Background: an optimization exercise with open tools, aiming at small area, a short achievable clock period and few clock cycles per item. Do not read the settings as production practice. The RTL was checked by simulation tests, not by an equivalence proof against the original design. The series may have gaps, and a smaller design here may also do less where the tests do not look.

==> flow/design.v, too long to show whole: its modules and the start of the top module <==
// module top_level_enc: 2022 lines
// module csa_fa: 4 lines
// module q_xor: 3 lines
module top_level_enc(
	input  clk,
	input  reset,
	input  start,
	input  [127:0] message,
	input  [127:0] e_key,
	input  [127:0] n,
	output [127:0] c,
	output reg done
    );
  // ...
==> flow/run.sh <==
#!/bin/bash
# synth_recipe.tcl (not shown) runs the flow's synth.tcl, then flattens the netlist and writes it again
# the make line also repeats each setting of config.mk as NAME=value (left out here)
make -C /OpenROAD-flow-scripts/flow DESIGN_CONFIG=/design/flow/config.mk WORK_HOME=/design/flow/orfs CLKGATE_MAP_FILE= SYNTH_SCRIPT=/design/flow/synth_recipe.tcl finish
==> flow/config.mk <==
export PLATFORM = sky130hd
export DESIGN_NAME = top_level_enc
export DESIGN_NICKNAME = top_level_enc
export VERILOG_FILES = /design/flow/design.v
export SDC_FILE = /design/flow/constraint.sdc
export NUM_CORES = 4
export LEC_CHECK = 0
export CAP_MARGIN = 20
export CORE_MARGIN = 2
export CORE_UTILIZATION = 50
export PLACE_DENSITY = 0.62
export SETUP_SLACK_MARGIN = 5
export SLEW_MARGIN = 20
export SYNTH_HIERARCHICAL = 1
export SYNTH_MINIMUM_KEEP_SIZE = 0
export TNS_END_PERCENT = 100
==> flow/constraint.sdc <==
create_clock -name core_clock -period 10.0 [get_ports {clk}]
set_input_delay 2.0000 -clock core_clock [delete_from_list [all_inputs] [get_ports {clk}]]
set_output_delay 2.0000 -clock core_clock [all_outputs]
set_load 0.01 [all_outputs]
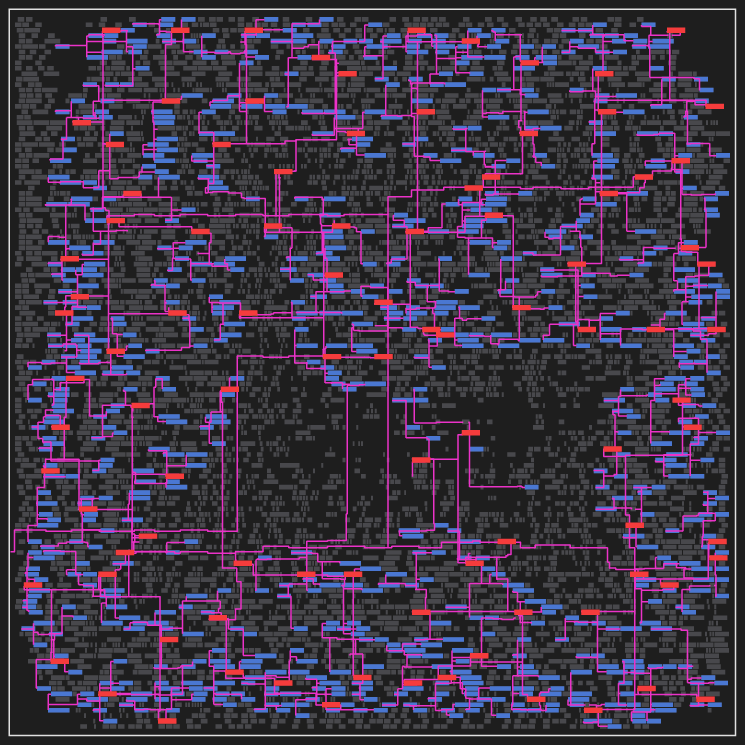
Run 1: clock network drawn from the DEF
(2 px per um)
Key: flip-flops = blue [count 825]; clock wires = magenta [length 12600 um]; cells driving clock nets = red [count 97]
Position of the flops: all over the die.

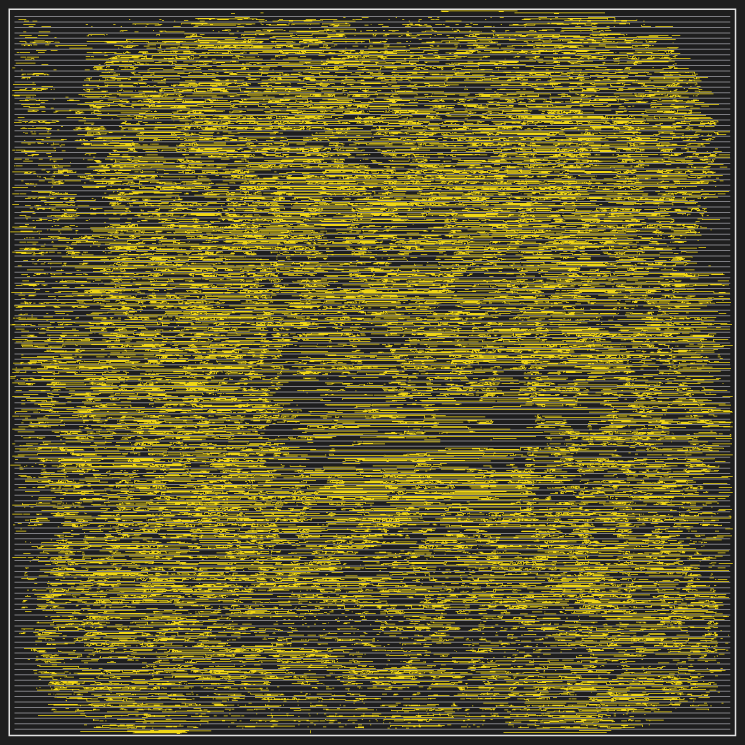
Run 1: signal wires on met1
(2 px per um) Supply wires on this layer in gray.
The longest straight run is 93.8 um. The layer carries 97.5 mm of wire. 7080 nets have wire on it.
Global Route met1 Usage: 50.0%
DRT Wirelength: 241000 um
Vias: 52500

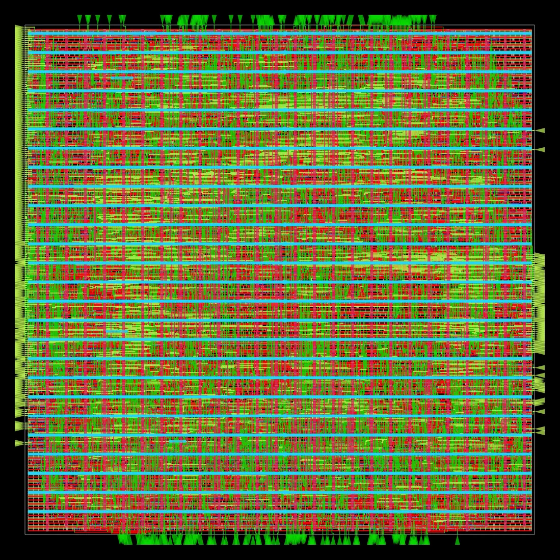
Run 1: the whole layout, all layers
Finished Cell Area: 75000 sq um
Die Span X: 362 um
die area: 131000 sq um
final cell count without fillers: 8207
Die Y: 362 um

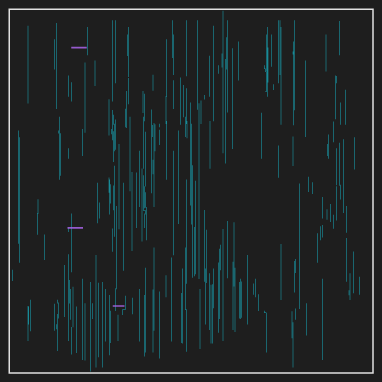
Run 1: routed metal, one color a layer
(1 px per um) Only two layers are drawn.
Key: met5 = purple [wire length 37.7 um]; met4 = cyan [wire length 10100 um]
Total GRT Usage: 36.4%
Routed WL per cell: 29.4 um

==> flow_metrics.tcl, run 1 <==
set metrics [dict create \
    slew_headroom_pct 21.3 \
    fill_cells 10900 \
    cp_slowest_cell "mux2_2" \
    worstPathRequired_ns 10.61 \
    io_buffers 515 \
    placedCellCount 7978 \
    drtPass1Iterations 7 \
    min_path_type "flop to flop" \
    layout_commonest_cell "nand2_1" \
    status "finished clean" \
    seq_area_frac_synth_pct 30.1 \
    slew_violations 0 \
    yosysUniqueCellTypes 91 \
    crit_fanout 34 \
    drt-initial-drc-count 5744 \
    yosys-top-cells-area "fa_1 24%, dfxtp_1 17%, edfxtp_1 13%" \
    synth_edf_count 278 \
    start_util_pct 50.3 \
    drive_above_1_share_pct 11.7 \
    areaGrowthSynthToFinish_pct 16.8 \
    reg2reg_slack_ns 5.02 \
    max_stage_delay_ns 0.45 \
    crit_type "flop to flop" \
    cts_tree "built" \
    tns_ns 0 \
    ys_warn_count 7 \
    syn_area_per_cell_sq_um 10.4 \
    htreeDepth 3 \
    ios 516 \
    core_sq_um 128000 \
    hpwl_um 175000 \
    final_util_pct 58.8 \
    period_needed_ns 4.98 \
    cts_root_buf "clkbuf_16" \
    endpoint_kind "flop" \
    cts_sinks 825 \
    final_cell_mix "1190 x nand2_1, 773 x fa_1, 535 x dfxtp_1, 515 x clkdlybuf4s50_1, 372 x o21ai_0" \
    crit_path_frequent_cell "o21ai_0" \
    antenna_found_initial 8 \
    first_global_vias 53300 \
]
Testbench counts for the RTL of run 1, summed over its fixed seeds: cycles 128,279, ops 24.
-- run 1: timing repair --
item,CTS,global route
endpoints found under the setup margin,547,268
resized for setup,71,46
buffers inserted,15,15
pin swaps,8,8
cloned,4,3
-- run 1: kinds of logic (layout without fill, tap and decap cells) --
family / count (synthesis) / count (layout) / synth area share (%)
xor+xnor: 281 / 281 / 3.83
compound gates: 1377 / 1377 / 14.8
fa+ha+maj: 925 / 925 / 27.1
flops: 825 / 825 / 30.1
other cells: 1 / 8 / 0.00584
simple gates: 1834 / 1834 / 12.7
buf+inv: 527 / 898 / 3.15
mux: 397 / 397 / 8.36
-- run 1: routing by layer --
layer	vias up	GRT usage [%]	wire length (um)
met5	-	0	37
met1	26500	50.0	97500
met2	3182	56.4	109000
li1	22300	-	-
met4	6	13.2	10100
met3	500	8.32	25100
-- run 1: worst max-delay path, delay by kind of cell, from the launching register on --
| family | cells | cell delay (ns) |
|---|---|---|
| compound gates | 12 | 3.10 |
| buf+inv | 2 | 0.49 |
| mux | 1 | 0.45 |
| flops | 1 | 0.42 |
| fa+ha+maj | 1 | 0.36 |
-- run 1: cell usage after synthesis, drive strengths merged (12+ instances only) --
cell type,count
a21o,39
a21oi,226
a221o,133
a22o,128
a22oi,253
a31oi,26
buf,64
clkbuf,354
dfxtp,547
edfxtp,278
fa,773
ha,152
inv,108
mux2,306
mux4,81
nand2,1190
nand2b,277
nand3,34
nand4,71
nor2,123
nor2b,20
nor3,55
nor4,12
o21a,15
o21ai,395
o21bai,52
o31ai,14
xnor2,90
xor2,191
-- run 1: per-stage QoR --
step	setup slack (ns)
CTS	4.81
finish	5.02
detailed placement	3.64
global placement	3.66
floorplan	5.00
global route	4.88
-- run 1: cell type report --
class	instances	area, sq um	area share [%]
repair buffers	603	6290	8.39
flip-flops and latches	825	19300	25.8
multi-input cells	4815	43300	57.8
repair inverters	2	17.5	0.0234
well taps	1662	2080	2.77
diodes	7	17.5	0.0234
inverters	109	440	0.587
clock inverters	67	779	1.04
clock buffers	117	2700	3.60
==> run 2: too many edits to list; what changed since run 1 <==
flow/design.v: 2030 -> 2922 lines; modules unchanged: 2
  top_level_enc: edited, 2022 -> 2914 lines
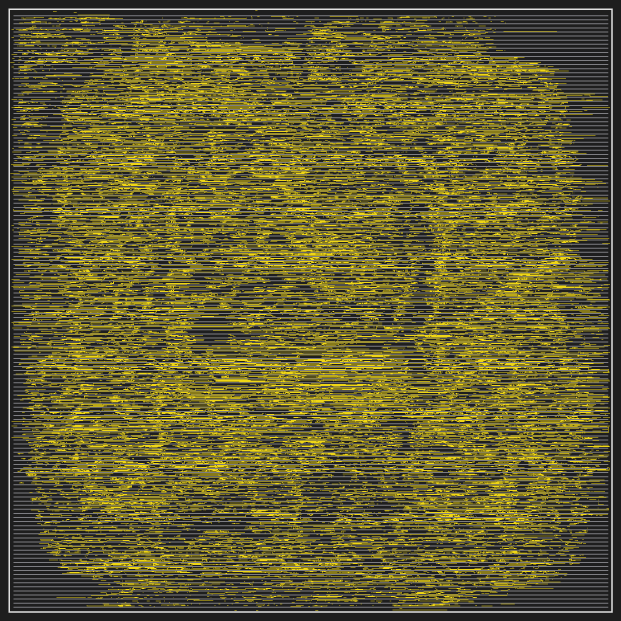
Run 2: signal wires on met1
(1.5 px per um) Supply wires on this layer in gray.
The layer carries 120 mm of wire. The longest straight run is 112 um.
Global Route met1 Usage: 50.6%
Vias: 66200

==> run 2 against run 1 <==
Effect of this change: critical path type unchanged; hold slack worse by 0.052 ns; routed wire length up 36%; synthesized cell count up 25%; setup slack worse by 0.052 ns; non-clock buffer count up 94; global-route usage up 2.4 points; via count up 26%.
==> flow_metrics.tcl, run 2 <==
set metrics [dict create \
    synth_top_family_by_area "adder cells" \
    muxShareOfSynthArea_pct 8.72 \
    first_global_vias 67500 \
    synth_xor_area_share_pct 3.29 \
    htreeDepth 3 \
    wl_per_cell_um 32.7 \
    cts_sinks 856 \
    numCtsBuffers 104 \
    antenna_found_initial 16 \
    start_util_pct 50.4 \
    yosysTopAreaCell "fa_1" \
    slew_headroom_pct 29.9 \
    grt_start_max_net_pins 132 \
    die_area_sq_um 161000 \
    reg2reg_slack_ns 4.97 \
    gr-usage-all-layers_pct 38.8 \
    drtPass1Iterations 7 \
    cts_tree "built" \
    fp.dieH_um 401 \
    synth.most_common_cell "nand2_1" \
    tns_ns 0 \
    clockBufferDepth 3 \
    drive_above_1_share_pct 15.2 \
    num_rows 145 \
    synthSimpleGateAreaFrac_pct 12.6 \
    report.final.hold_viol_count 0 \
    cts_root_buf "clkbuf_16" \
    synth_compound_area_share_pct 13.8 \
    grt_pass1_wl_um 462000 \
    period_needed_ns 5.03 \
    endpoint_kind "flop" \
    min_path_type "flop to flop" \
    holdPathStages 1 \
    max_freq_mhz 199 \
    final_cell_mix "1385 x nand2_1, 1143 x fa_1, 561 x dfxtp_1, 515 x clkdlybuf4s50_1, 454 x mux2_2" \
    path_clk_slew_ns 0.07 \
    reg2reg_depth 12 \
    ys_warn_count 12 \
    synth_edf_count 278 \
    drt-initial-drc-count 7942 \
    slew_violations 0 \
    syn_area_per_cell_sq_um 10.2 \
    synth-seq-cells 856 \
    layout_commonest_cell "nand2_1" \
    areaGrowthSynthToFinish_pct 17.5 \
    synth_fa_ha_area_share_pct 32.4 \
    seq_area_frac_synth_pct 25.3 \
    yosys-top-cells-area "fa_1 29%, dfxtp_1 15%, edfxtp_1 11%" \
    die_w_um 401 \
    routed_wl_um 328000 \
    yosysUniqueCellTypes 89 \
    setup_viol 0 \
    hpwl_um 220000 \
    synth_common_cells "1390 x nand2_1, 1159 x fa_1, 578 x dfxtp_1, 533 x clkbuf_1, 454 x mux2_2" \
    crit_type "flop to flop" \
    io_buffers 515 \
    status "finished clean" \
    ios 516 \
    worstPathRequired_ns 10.60 \
    fill_cells 13300 \
    synth_top_cell_area_share_pct 29.5 \
    core_sq_um 156000 \
    fin_crit_sh_pct 50.3 \
    crit_fanout 10 \
    max-cap-violations 0 \
    startpoint_type "flop" \
]
Testbench counts for the RTL of run 2, summed over its fixed seeds: cycles 88,998, ops 24.
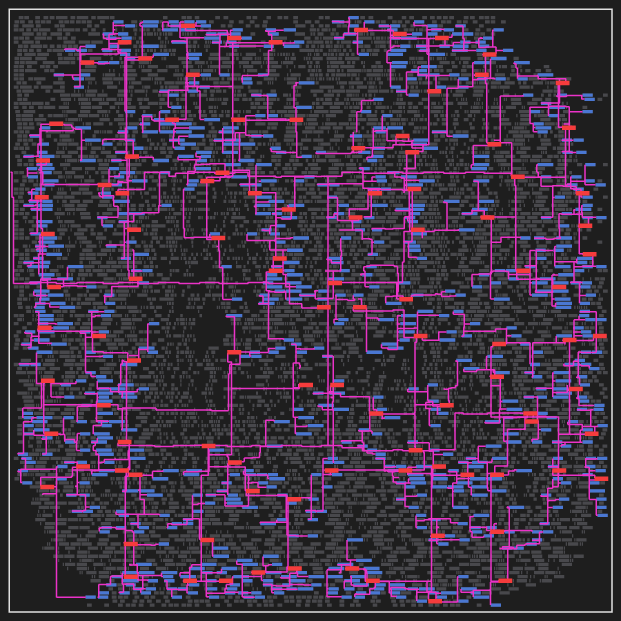
Run 2: clock network drawn from the DEF
(1.5 px per um)
Key: cells driving clock nets = red [count 104]; flip-flops = blue [count 856]; clock wires = magenta [length 13700 um]
Position of the flops: all over the die. There are 105 routed clock nets.
clock latency (worst-skew pair): 0.76 ns
clk_skew: 0.0333 ns

run 2: metal layers:
layer	global-route usage, %	vias to the layer above	wire length [um]	part of all wire, %
li1	-	27100	-	-
met2	59.5	4539	144000	44
met1	50.6	33400	120000	37
met5	0	-	113	0.034
met3	9.30	1099	38400	12
met4	21.7	16	24700	7.5
run 2: kinds of logic (layout without fill, tap and decap cells):
logic type | Yosys count | count (layout)
AND/OR/NAND/NOR | 2261 | 2262
multiplexers | 543 | 543
adder cells (fa/ha/maj) | 1343 | 1343
XOR/XNOR | 296 | 296
flip-flops | 856 | 856
other | 0 | 4
AO/OA/AOI/OAI | 1614 | 1614
buffers and inverters | 808 | 1066
run 2: what timing repair did:
action / 4_1_cts / 5_1_grt
setup endpoints to repair: 540 / 431
endpoints found under the hold margin: 0 / 0
resized for setup: 214 / 262
gates cloned: 18 / 21
pin swaps: 17 / 25
setup buffers: 55 / 32
run 2: worst max-delay path: stages, from the launching register on:
cell and delay [ns]:
edfxtp_1 0.46, clkbuf_16 0.25, buf_4 0.21, a22o_1 0.35, nand2_1 0.14, fa_1 0.51
fa_1 0.41, fa_1 0.53, fa_1 0.46, fa_1 0.46, fa_1 0.53, fa_1 0.40
nand2b_1 0.14
run 2: final cells by class:
cell class / instances / area, sq um / share of cell area [%]
clock buffers: 141 / 3120 / 3.37
multi-input cells: 6058 / 57500 / 62.1
diodes: 4 / 10.0 / 0.0108
well taps: 2058 / 2570 / 2.78
repair buffers: 697 / 7960 / 8.61
flip-flops and latches: 856 / 20000 / 21.6
repair inverters: 2 / 20.0 / 0.0216
clock inverters: 55 / 722 / 0.780
inverters: 171 / 663 / 0.717
run 2: through the flow:
| stage | setup slack (ns) | hold slack [ns] | instances | cell area, sq um | util [%] |
|---|---|---|---|---|---|
| floorplan | 5.08 | 0.403 | 7721 | 78800 | - |
| global placement | 2.65 | 0.410 | 9716 | 84800 | 54.2 |
| detailed placement | 2.52 | 0.407 | 9716 | 84800 | 54.2 |
| CTS | 4.97 | 0.422 | 9985 | 90600 | 57.9 |
| global route | 4.89 | 0.446 | 10000 | 92500 | 59.2 |
| finish | 4.97 | 0.422 | 10000 | 92500 | 59.2 |
## Run 3: large edit since run 2, in outline
flow/design.v: 2922 -> 3354 lines; modules unchanged: 2
  top_level_enc: edited, 2914 -> 3338 lines
  q_dec: new, 5 lines
  q_aoi: new, 3 lines
==> module q_aoi as of run 3 <==
module q_aoi(input s1, input s2, input s3, input a1, input a2, input a3, output y);
	assign y = ~((s1 & a1) | (s2 & a2) | (s3 & a3));
endmodule
==> module q_dec as of run 3 <==
module q_dec(input l, input h, output s1, output s2, output s3);
	assign s1 = l & ~h;
	assign s2 = ~l & h;
	assign s3 = l & h;
endmodule
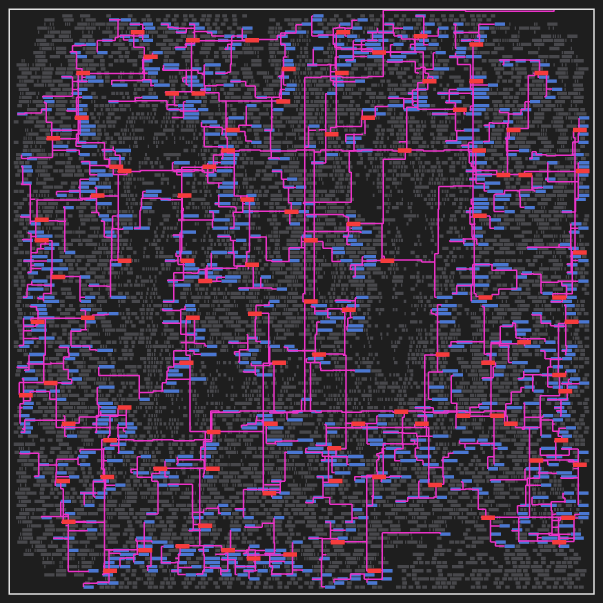
Run 3: clock network drawn from the DEF
(1.5 px per um)
Key: clock wires = magenta [length 13700 um]; flip-flops = blue [count 869]; cells driving clock nets = red [count 105]
There are 106 routed clock nets.
clk_skew: 0.0301 ns

==> run 3 against run 2 <==
Effect of this change: highest routed layer unchanged; first-iteration DRC count increased by 41%; critical path depth increased by 15; synthesized area decreased by 6.0%; now fails the layout checks on max-slew violations; sequential cell count increased by 13; via count decreased by 1.9%; die area decreased by 5.9%; synthesized cell count decreased by 12%; non-clock buffer count increased by 28; register-to-register slack got worse by 0.19 ns; setup slack got worse by 0.19 ns; critical endpoint is now nSs[7].
==> flow_metrics.tcl, run 3 <==
set metrics [dict create \
    status "failed layout checks" \
    violatedChecks "max-slew violations" \
    syn_inst 6829 \
    reg2reg_depth 27 \
    cts_sinks 869 \
    crit_type "flop to flop" \
    cts_tree "built" \
    rsz0062_at_grt "true" \
    period_needed_ns 5.22 \
    final_util_pct 60.9 \
    first_global_vias 65900 \
    crit_family "compound AO/OA/AOI/OAI gates" \
    report.final.hold_viol_count 0 \
    fp.dieH_um 389 \
    htreeDepth 3 \
    areaGrowthSynthToFinish_pct 21.2 \
    endpoint_kind "flop" \
    cp_slowest_cell "fa_1" \
    route.antenna.remaining_nets 0 \
    grt_overflow 0 \
    syn_area_per_cell_sq_um 10.8 \
    num_rows 141 \
    drcViolationCount 0 \
    holdWs_ns 0.430 \
    slew_headroom_pct -0.158 \
    seq_area_frac_synth_pct 27.3 \
    drtPass1Iterations 15 \
    yosysTopAreaCell "fa_1" \
    clock_latency_ns 0.76 \
    numCtsBuffers 105 \
    path_clk_slew_ns 0.07 \
    yosys-top-cells-area "fa_1 31%, dfxtp_1 16%, edfxtp_1 11%" \
    vias_per_cell 6.92 \
    worstPathRequired_ns 10.59 \
    drive_above_1_share_pct 14.6 \
    crit_fanout 7 \
    max_freq_mhz 191 \
    fin_crit_sh_pct 52.2 \
    start_util_pct 50.3 \
    placedCellCount 8976 \
    crit_path_frequent_cell "nand2_2" \
    grt_start_max_net_pins 110 \
    grt_pass1_wl_um 461000 \
    critical_path_buf_inv_count 6 \
    hpwl_um 221000 \
    synth_common_cells "1313 x nand2_1, 1161 x fa_1, 591 x dfxtp_1, 389 x a222oi_1, 329 x clkbuf_1" \
    die_w_um 389 \
    setup_viol 0 \
    final_cell_mix "1304 x nand2_1, 1035 x fa_1, 573 x dfxtp_1, 515 x clkdlybuf4s50_1, 389 x a222oi_1" \
    gr-usage-all-layers_pct 41.8 \
    cp.depth 27 \
    tns_ns 0 \
    startpoint_type "flop" \
    wl_per_cell_um 35.2 \
    core_sq_um 147000 \
    worst_slew_pin_slew_ns 1.50 \
    ys_warn_count 12 \
    layout_commonest_cell "nand2_1" \
    vias 64900 \
    ios 516 \
    syn_area_sq_um 74000 \
    stdcell_count 9383 \
    die_area_sq_um 151000 \
    clockBufferDepth 3 \
    cts_root_buf "clkbuf_16" \
    io_buffers 515 \
    antenna_found_initial 16 \
    synth.most_common_cell "nand2_1" \
    gp_congestion 0.988 \
    min_path_type "flop to flop" \
    yosysUniqueCellTypes 84 \
    max-cap-violations 0 \
    nNetsFinal 9089 \
    synth_ff_type "dfxtp_1" \
    cts_hold_buffers 0 \
    placed_area_sq_um 80900 \
    drt-initial-drc-count 11200 \
    synth_top_cell_area_share_pct 31.4 \
    reg2reg_slack_ns 4.78 \
    max_stage_delay_ns 0.55 \
    synthArstFlopShare_pct 0 \
    holdPathStages 1 \
    routed_wl_um 330000 \
    finalInstanceArea_sq_um 89700 \
    slew_violations 11 \
    synth_edf_count 278 \
    synth-seq-cells 869 \
    arrival_ns 5.81 \
]
Testbench counts for the RTL of run 3, summed over its fixed seeds: cycles 88,998, ops 24.
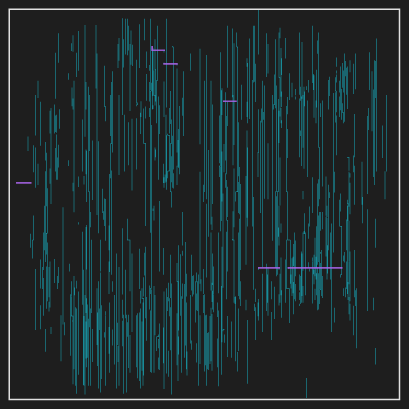
Run 3: routed metal, one color a layer
(1 px per um) Only two layers are drawn.
Key: met4 = cyan [wire length 24.9 mm]; met5 = purple [wire length 128 um]

-- run 3: layer usage --
layer	GRT usage (%)	up-vias	share of wire, %
li1	-	25800	-
met1	53.1	32800	35
met2	64.1	5126	44
met3	12.4	1229	13
met4	23.0	12	7.5
met5	0	-	0.038
-- run 3: kinds of logic (layout without fill, tap and decap cells) --
kind of cell	count (synthesis)	count (layout)	share of synthesized area, %
xor+xnor	298	298	3.53
fa+ha+maj	1350	1350	34.6
compound gates	1607	1608	16.3
flops	869	869	27.3
mux	152	152	3.41
simple gates	2025	2062	12.2
other cells	1	20	0.00507
buf+inv	527	1094	2.68
-- run 3: layout make-up --
class                   count  area, sq um
flip-flops and latches    869        20200
inverters                 168          652
well taps                1930         2410
diodes                      9         22.5
clock inverters            58          601
repair inverters            2         17.5
clock buffers             141         2950
multi-input cells        5481        54600
repair buffers            725         8260
fillers                 12100        57600
-- run 3: repair_timing --
action | 4_1_cts | 5_1_grt
buffers inserted | 55 | 73
hold endpoints to repair | 0 | 0
endpoints found under the setup margin | 578 | 382
pin swaps | 104 | 267
cloned | 36 | 33
resized for setup | 238 | 434
-- run 3: stage by stage --
| step | setup slack (ns) |
|---|---|
| 6_report | 4.78 |
| 5_1_grt | 4.66 |
| 4_1_cts | 4.92 |
| 3_5_place_dp | 3.24 |
| 3_3_place_gp | 3.29 |
| 2_1_floorplan | 4.97 |
-- run 3: worst register-to-register path, delay by kind of cell (launching register included) --
kind	cells	cell delay, ns
AND/OR/NAND/NOR	10	1.07
flip-flops	1	0.37
XOR/XNOR	3	0.58
adder cells (fa/ha/maj)	2	1.00
AO/OA/AOI/OAI	6	1.23
buffers and inverters	6	0.85
## Run 4: large edit since run 3, in outline
flow/design.v: 3354 -> 3336 lines; modules unchanged: 4
  top_level_enc: edited, 3338 -> 3320 lines
--- a/flow/config.mk
+++ b/flow/config.mk
@@ -6,10 +6,10 @@
 export NUM_CORES = 4
 export LEC_CHECK = 0
-export CAP_MARGIN = 20
+export CAP_MARGIN = 30
 export CORE_MARGIN = 2
 export CORE_UTILIZATION = 50
 export PLACE_DENSITY = 0.62
 export SETUP_SLACK_MARGIN = 5
-export SLEW_MARGIN = 20
+export SLEW_MARGIN = 30
 export SYNTH_HIERARCHICAL = 1
 export SYNTH_MINIMUM_KEEP_SIZE = 0
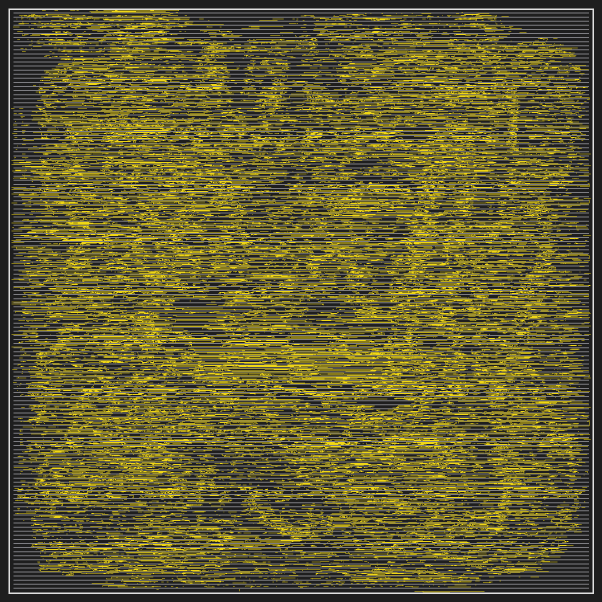
Run 4: signal wires on met1
(1.5 px per um) Supply wires on this layer in gray.
The layer holds 37% of the routed length. The longest straight run is 96.1 um.

==> run 4 against run 3 <==
Effect of this change: the run now finishes clean; fmax shrank 0.56%; critical path depth is the same; register-to-register slack lost 0.03 ns.
==> flow_metrics.tcl, run 4 <==
set metrics [dict create \
    status "finished clean" \
    synth.most_common_cell "nand2_1" \
    syn_area_per_cell_sq_um 10.9 \
    drtPass1Iterations 13 \
    drive_above_1_share_pct 13.9 \
    startpoint_type "flop" \
    period_needed_ns 5.25 \
    setup_viol 0 \
    worst_slew_pin_slew_ns 0.969 \
    drcViolationCount 0 \
    reg2reg_slack_ns 4.75 \
    htreeDepth 3 \
    synth_edf_count 278 \
    nNetsFinal 8972 \
    crit_fanout 7 \
    largest_reg_flops 136 \
    layout_commonest_cell "nand2_1" \
    ys_warn_count 12 \
    endpoint_kind "flop" \
    max_stage_delay_ns 0.52 \
    slew_headroom_pct 35.4 \
    cp_slowest_cell "fa_1" \
    yosysUniqueCellTypes 86 \
    cts_root_buf "clkbuf_16" \
    ios 516 \
    final_cell_mix "1241 x nand2_1, 1032 x fa_1, 573 x dfxtp_1, 515 x clkdlybuf4s50_1, 390 x a222oi_1" \
    rsz0062_at_grt "true" \
    drt-initial-drc-count 9986 \
    vias 63300 \
    routed_wl_um 305000 \
    hpwl_um 218000 \
    grt_pass1_wl_um 437000 \
    synth_common_cells "1249 x nand2_1, 1161 x fa_1, 590 x dfxtp_1, 390 x a222oi_1, 346 x clkbuf_1" \
    gp_congestion 0.998 \
    min_path_type "flop to flop" \
    arrival_ns 5.85 \
    route.antenna.remaining_nets 0 \
    fin_crit_sh_pct 52.5 \
    multiInputGateArea_sq_um 54000 \
    gr-usage-all-layers_pct 39.1 \
    grt_start_max_net_pins 197 \
    wl_per_cell_um 32.9 \
    numCtsBuffers 103 \
    die_w_um 388 \
    placed_area_sq_um 80800 \
    placedCellCount 8919 \
    io_buffers 515 \
    clock_latency_ns 0.76 \
    max_freq_mhz 190 \
    holdWs_ns 0.436 \
    path_clk_slew_ns 0.06 \
    synthArstFlopShare_pct 0 \
    final-seq-area_sq_um 20200 \
    worstPathRequired_ns 10.60 \
    crit_type "flop to flop" \
    report.final.hold_viol_count 0 \
    cts_sinks 868 \
    grt_overflow 0 \
    reg2reg_depth 27 \
    synth-seq-cells 868 \
    seq_area_frac_synth_pct 27.3 \
    tns_ns 0 \
    antenna_found_initial 10 \
    fill_cells 12300 \
    syn_area_sq_um 73800 \
    first_global_vias 64100 \
    finClkSkew_ns 0.0315 \
    areaGrowthSynthToFinish_pct 19.9 \
    fp.dieH_um 388 \
    holdPathStages 1 \
    finalInstanceArea_sq_um 88600 \
    synth_ff_type "dfxtp_1" \
    synth_top_cell_area_share_pct 31.5 \
    yosys-top-cells-area "fa_1 31%, dfxtp_1 16%, edfxtp_1 11%" \
    crit_path_frequent_cell "nand2_2" \
    cts_hold_buffers 0 \
    core_sq_um 147000 \
    vias_per_cell 6.83 \
    cts_tree "built" \
    max-cap-violations 0 \
    yosysTopAreaCell "fa_1" \
    syn_inst 6781 \
    clockBufferDepth 3 \
    start_util_pct 50.2 \
    slew_violations 0 \
]
Testbench counts for the RTL of run 4, summed over its fixed seeds: cycles 88,998, ops 24.
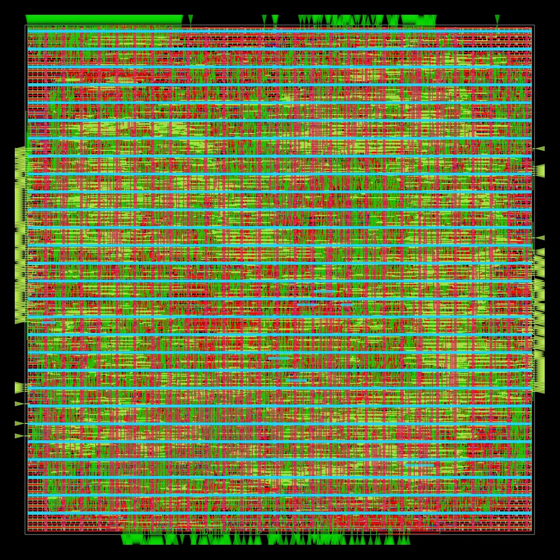
Run 4: the whole layout, all layers
final cell count without fillers: 9269
die area: 151000 sq um
num rows: 141
fin util: 60.2%

-- run 4: cell types whose count changed in the layout (fill, tap and decap cells not counted), sizes merged, moves of 15 or more --
cell | previous run | this run
xor2 | 201 | 83
a21oi | 266 | 234
and2 | 48 | 28
clkbuf | 154 | 139
nor2 | 156 | 178
inv | 175 | 152
xnor2 | 97 | 218
nand2 | 1313 | 1250
nand4 | 58 | 80
-- run 4: logic make-up after synthesis --
family	synth area share (%)
fa+ha+maj	34.5
buf+inv	2.67
flops	27.3
compound gates	16.2
simple gates	12.2
xor+xnor	3.57
other cells	0.0102
mux	3.57
-- run 4: worst max-delay path, delay by kind of cell (launching register included) --
kind,cells,cell delay [ns]
simple gates,11,1.08
flops,1,0.35
fa+ha+maj,2,0.94
xor+xnor,4,0.85
buf+inv,4,0.61
compound gates,6,1.22
-- run 4: through the flow --
| stage | worst slack, ns | utilization, % |
|---|---|---|
| 2_1_floorplan | 4.81 | - |
| 6_report | 4.75 | 60.2 |
| 3_3_place_gp | 3.20 | 54.8 |
| 5_1_grt | 4.56 | 60.2 |
| 3_5_place_dp | 3.06 | 54.9 |
| 4_1_cts | 4.91 | 58.5 |
-- run 4: timing repair --
| action | in CTS | in global routing |
|---|---|---|
| gates cloned | 19 | 24 |
| setup buffers | 53 | 55 |
| setup endpoints to repair | 560 | 400 |
| pin swaps | 103 | 179 |
| gates resized for setup | 244 | 366 |
| hold endpoints to repair | 0 | 0 |
-- run 4: layout make-up --
class | instances | share of cell area [%]
multi-input combinational | 5420 | 61.0
sequential | 868 | 22.8
timing repair buffer | 707 | 8.82
clock buffer | 128 | 3.19
tap | 1930 | 2.73
clock inverter | 67 | 0.739
inverter | 144 | 0.643
timing repair inverter | 2 | 0.0226
antenna | 3 | 0.00848
-- run 4: routing by layer --
layer,global-route usage [%],wire length [um],vias up
li1,-,-,25600
met1,51.7,113000,32000
met2,60.1,135000,4693
met3,9.89,37400,1046
met4,19.4,20200,14
met5,0,91,-
==> run 5: too many edits to list; what changed since run 4 <==
flow/design.v: 3336 -> 3900 lines; modules unchanged: 2
  top_level_enc: edited, 3320 -> 3892 lines
  removed: q_dec, q_aoi
--- a/flow/config.mk
+++ b/flow/config.mk
@@ -6,10 +6,10 @@
 export NUM_CORES = 4
 export LEC_CHECK = 0
-export CAP_MARGIN = 30
+export CAP_MARGIN = 20
 export CORE_MARGIN = 2
 export CORE_UTILIZATION = 50
 export PLACE_DENSITY = 0.62
 export SETUP_SLACK_MARGIN = 5
-export SLEW_MARGIN = 30
+export SLEW_MARGIN = 20
 export SYNTH_HIERARCHICAL = 1
 export SYNTH_MINIMUM_KEEP_SIZE = 0
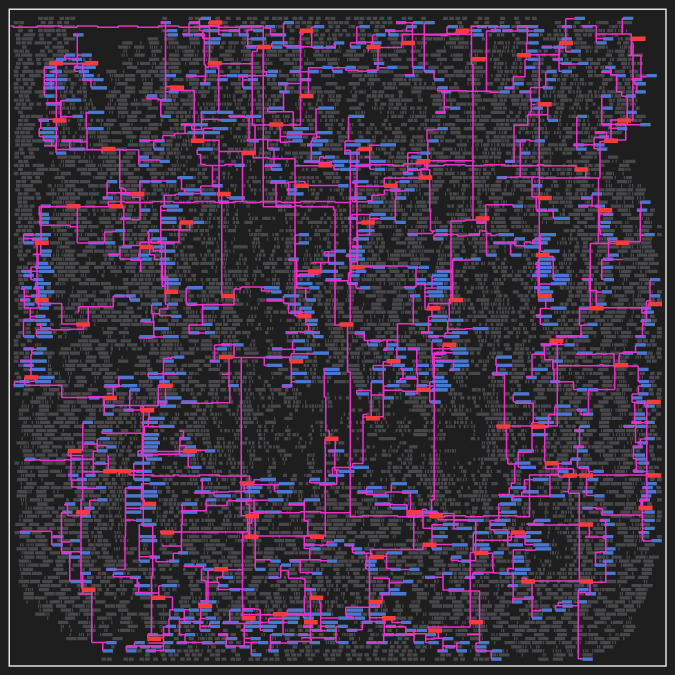
Run 5: clock network drawn from the DEF
(1.5 px per um)
Key: cells driving clock nets = red [count 110]; flip-flops = blue [count 904]; clock wires = magenta [length 15600 um]
Position of the flops: all over the die. There are 111 routed clock nets.
clock latency (worst-skew pair): 0.82 ns
clk_skew: 0.0397 ns

==> run 5 against run 4 <==
Effect of this change: now fails the layout checks on max-slew violations; sequential cell count up 36; sequential share of layout area down 3.8 points; fmax decreased by 18%; via count is 26% higher; count of clock-buffer cells in the layout grew 16; clock skew rose by 0.0081 ns.
==> flow_metrics.tcl, run 5 <==
set metrics [dict create \
    layout_commonest_cell "nand2_1" \
    slew_headroom_pct -17.3 \
    min_path_type "flop to flop" \
    yosysTopAreaCell "fa_1" \
    yosys-top-cells-area "fa_1 33%, dfxtp_1 13%, edfxtp_1 8.9%" \
    hpwl_um 285000 \
    syn_inst 9290 \
    max-cap-violations 0 \
    yosysUniqueCellTypes 91 \
    crit_path_frequent_cell "a21o_1" \
    die_area_sq_um 191000 \
    antenna_found_initial 27 \
    reg2reg_depth 25 \
    core_sq_um 186000 \
    first_global_vias 81900 \
    num_rows 158 \
    crit_fanout 86 \
    syn_area_sq_um 93600 \
    cts_sinks 904 \
    slew_violations 76 \
    setup_viol 0 \
    ios 516 \
    reg2reg_slack_ns 3.57 \
    die_w_um 437 \
    worstPathRequired_ns 10.62 \
    endpoint_kind "flop" \
    route.antenna.remaining_nets 0 \
    holdPathStages 1 \
    start_util_pct 50.4 \
    fin_crit_sh_pct 64.3 \
    synthArstFlopShare_pct 0 \
    violatedChecks "max-slew violations" \
    rsz0062_at_grt "true" \
    arrival_ns 7.05 \
    finalInstanceArea_sq_um 110000 \
    drt-initial-drc-count 10500 \
    seq_area_frac_synth_pct 22.3 \
    clockBufferDepth 3 \
    crit_family "adder cells" \
    placed_area_sq_um 101000 \
    vias_per_cell 6.65 \
    status "failed layout checks" \
    tns_ns 0 \
    cp.depth 25 \
    synth_common_cells "1796 x nand2_1, 1562 x fa_1, 652 x clkbuf_1, 626 x dfxtp_1, 535 x a21oi_1" \
    cp_slowest_cell "fa_1" \
    max_freq_mhz 155 \
    synth_top_cell_area_share_pct 33.4 \
    fill_cells 15700 \
    grt_pass1_wl_um 576000 \
    final_cell_mix "1791 x nand2_1, 1312 x fa_1, 605 x dfxtp_1, 522 x a21oi_1, 515 x clkdlybuf4s50_1" \
    startpoint_type "flop" \
    syn_area_per_cell_sq_um 10.1 \
    numCtsBuffers 110 \
    period_needed_ns 6.43 \
    vias 80000 \
    nNetsFinal 11600 \
    synth-seq-cells 904 \
    final_util_pct 59.1 \
    synth_edf_count 278 \
    gr-usage-all-layers_pct 41.2 \
]
Testbench counts for the RTL of run 5, summed over its fixed seeds: cycles 71,239, ops 24.
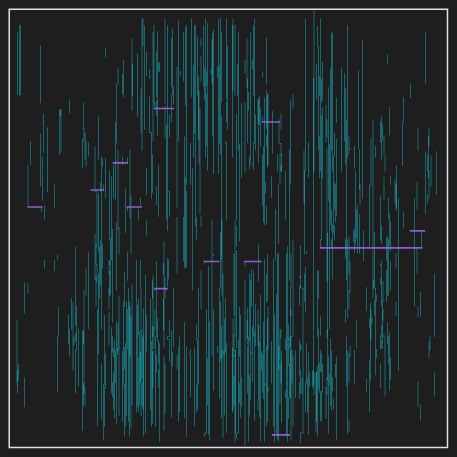
Run 5: routed metal, one color a layer
(1 px per um) Only two layers are drawn.
Key: met4 = cyan [wire length 31.7 mm]; met5 = purple [wire length 261 um]
DRT Wirelength: 401000 um
Routed WL per cell: 33.4 um

-- run 5: layout make-up --
cell class	instances	area (sq um)	share of cell area (%)
multi-input cells	7415	72100	65.7
repair buffers	775	8770	7.98
clock buffers	144	3160	2.88
flip-flops and latches	904	21000	19.1
diodes	9	22.5	0.0205
clock inverters	66	742	0.676
inverters	230	900	0.819
repair inverters	2	25.0	0.0228
well taps	2480	3100	2.83
-- run 5: cells by family after synthesis --
kind of cell / after synthesis / synth area share, %
AOI/OAI and AO/OA: 2003 / 14.2
adders and majority gates: 1802 / 36.6
DFF: 904 / 22.3
other: 1 / 0.00400
xor gates and xnor gates: 327 / 3.06
buffers and inverters: 976 / 3.94
muxes: 545 / 7.37
and+or+nand+nor: 2732 / 12.5
-- run 5: per-stage QoR --
stage | instances | setup slack [ns] | hold WS, ns
2_1_floorplan | 9290 | 4.45 | 0.403
3_3_place_gp | 11600 | 2.48 | 0.406
3_5_place_dp | 11600 | 2.35 | 0.420
4_1_cts | 12000 | 3.79 | 0.436
5_1_grt | 12000 | 3.50 | 0.445
6_report | 12000 | 3.57 | 0.432
-- run 5: what timing repair did --
action / CTS / global route
hold endpoints to repair: 0 / 0
setup endpoints to repair: 591 / 429
cloned: 37 / 7
setup buffers: 78 / 45
hold buffers: 0 / 0
pin swaps: 199 / 145
gates resized for setup: 396 / 223
-- run 5: metal layers --
| metal | share of wire [%] | GRT usage [%] | up-vias | routed length (um) |
|---|---|---|---|---|
| li1 | - | - | 32300 | - |
| met1 | 37 | 53.3 | 40400 | 147000 |
| met2 | 43 | 61.3 | 5918 | 173000 |
| met3 | 12 | 11.6 | 1316 | 48900 |
| met4 | 7.9 | 25.7 | 24 | 31700 |
| met5 | 0.065 | 0 | - | 261 |

==> what the ideal ports hide <==
Ports are ideal in the flow. The routed layouts listed here were re-timed in OpenROAD.
Step 1: set_driving_cell puts a clkbuf_16 on clk and a buf_2 on each other input, an assumption about the parent block.
Step 2 moves the port delays by t, midway between the first and last clock arrival at a register: inputs arrive t later, outputs are due t later. That takes back most of the time a late clock gives input paths.
Three values: ideal ports, drivers, drivers and shift; two values: the first two.
run | t, ns | setup WS [ns] | worst setup path at the end | worst data-port slew with drivers (ns)
run 1 | 0.798 | 5.017 / 5.017 / 5.017 | register to register | 0.18
run 2 | 0.820 | 4.965 / 4.965 / 4.965 | register to register | 0.06
run 3 | 0.831 | 4.775 / 4.775 / 4.775 | register to register | 0.08
run 4 | 0.835 | 4.746 / 4.746 / 4.746 | register to register | 0.09
run 5 | 0.899 | 3.567 / 3.567 / 3.567 | register to register | 0.07
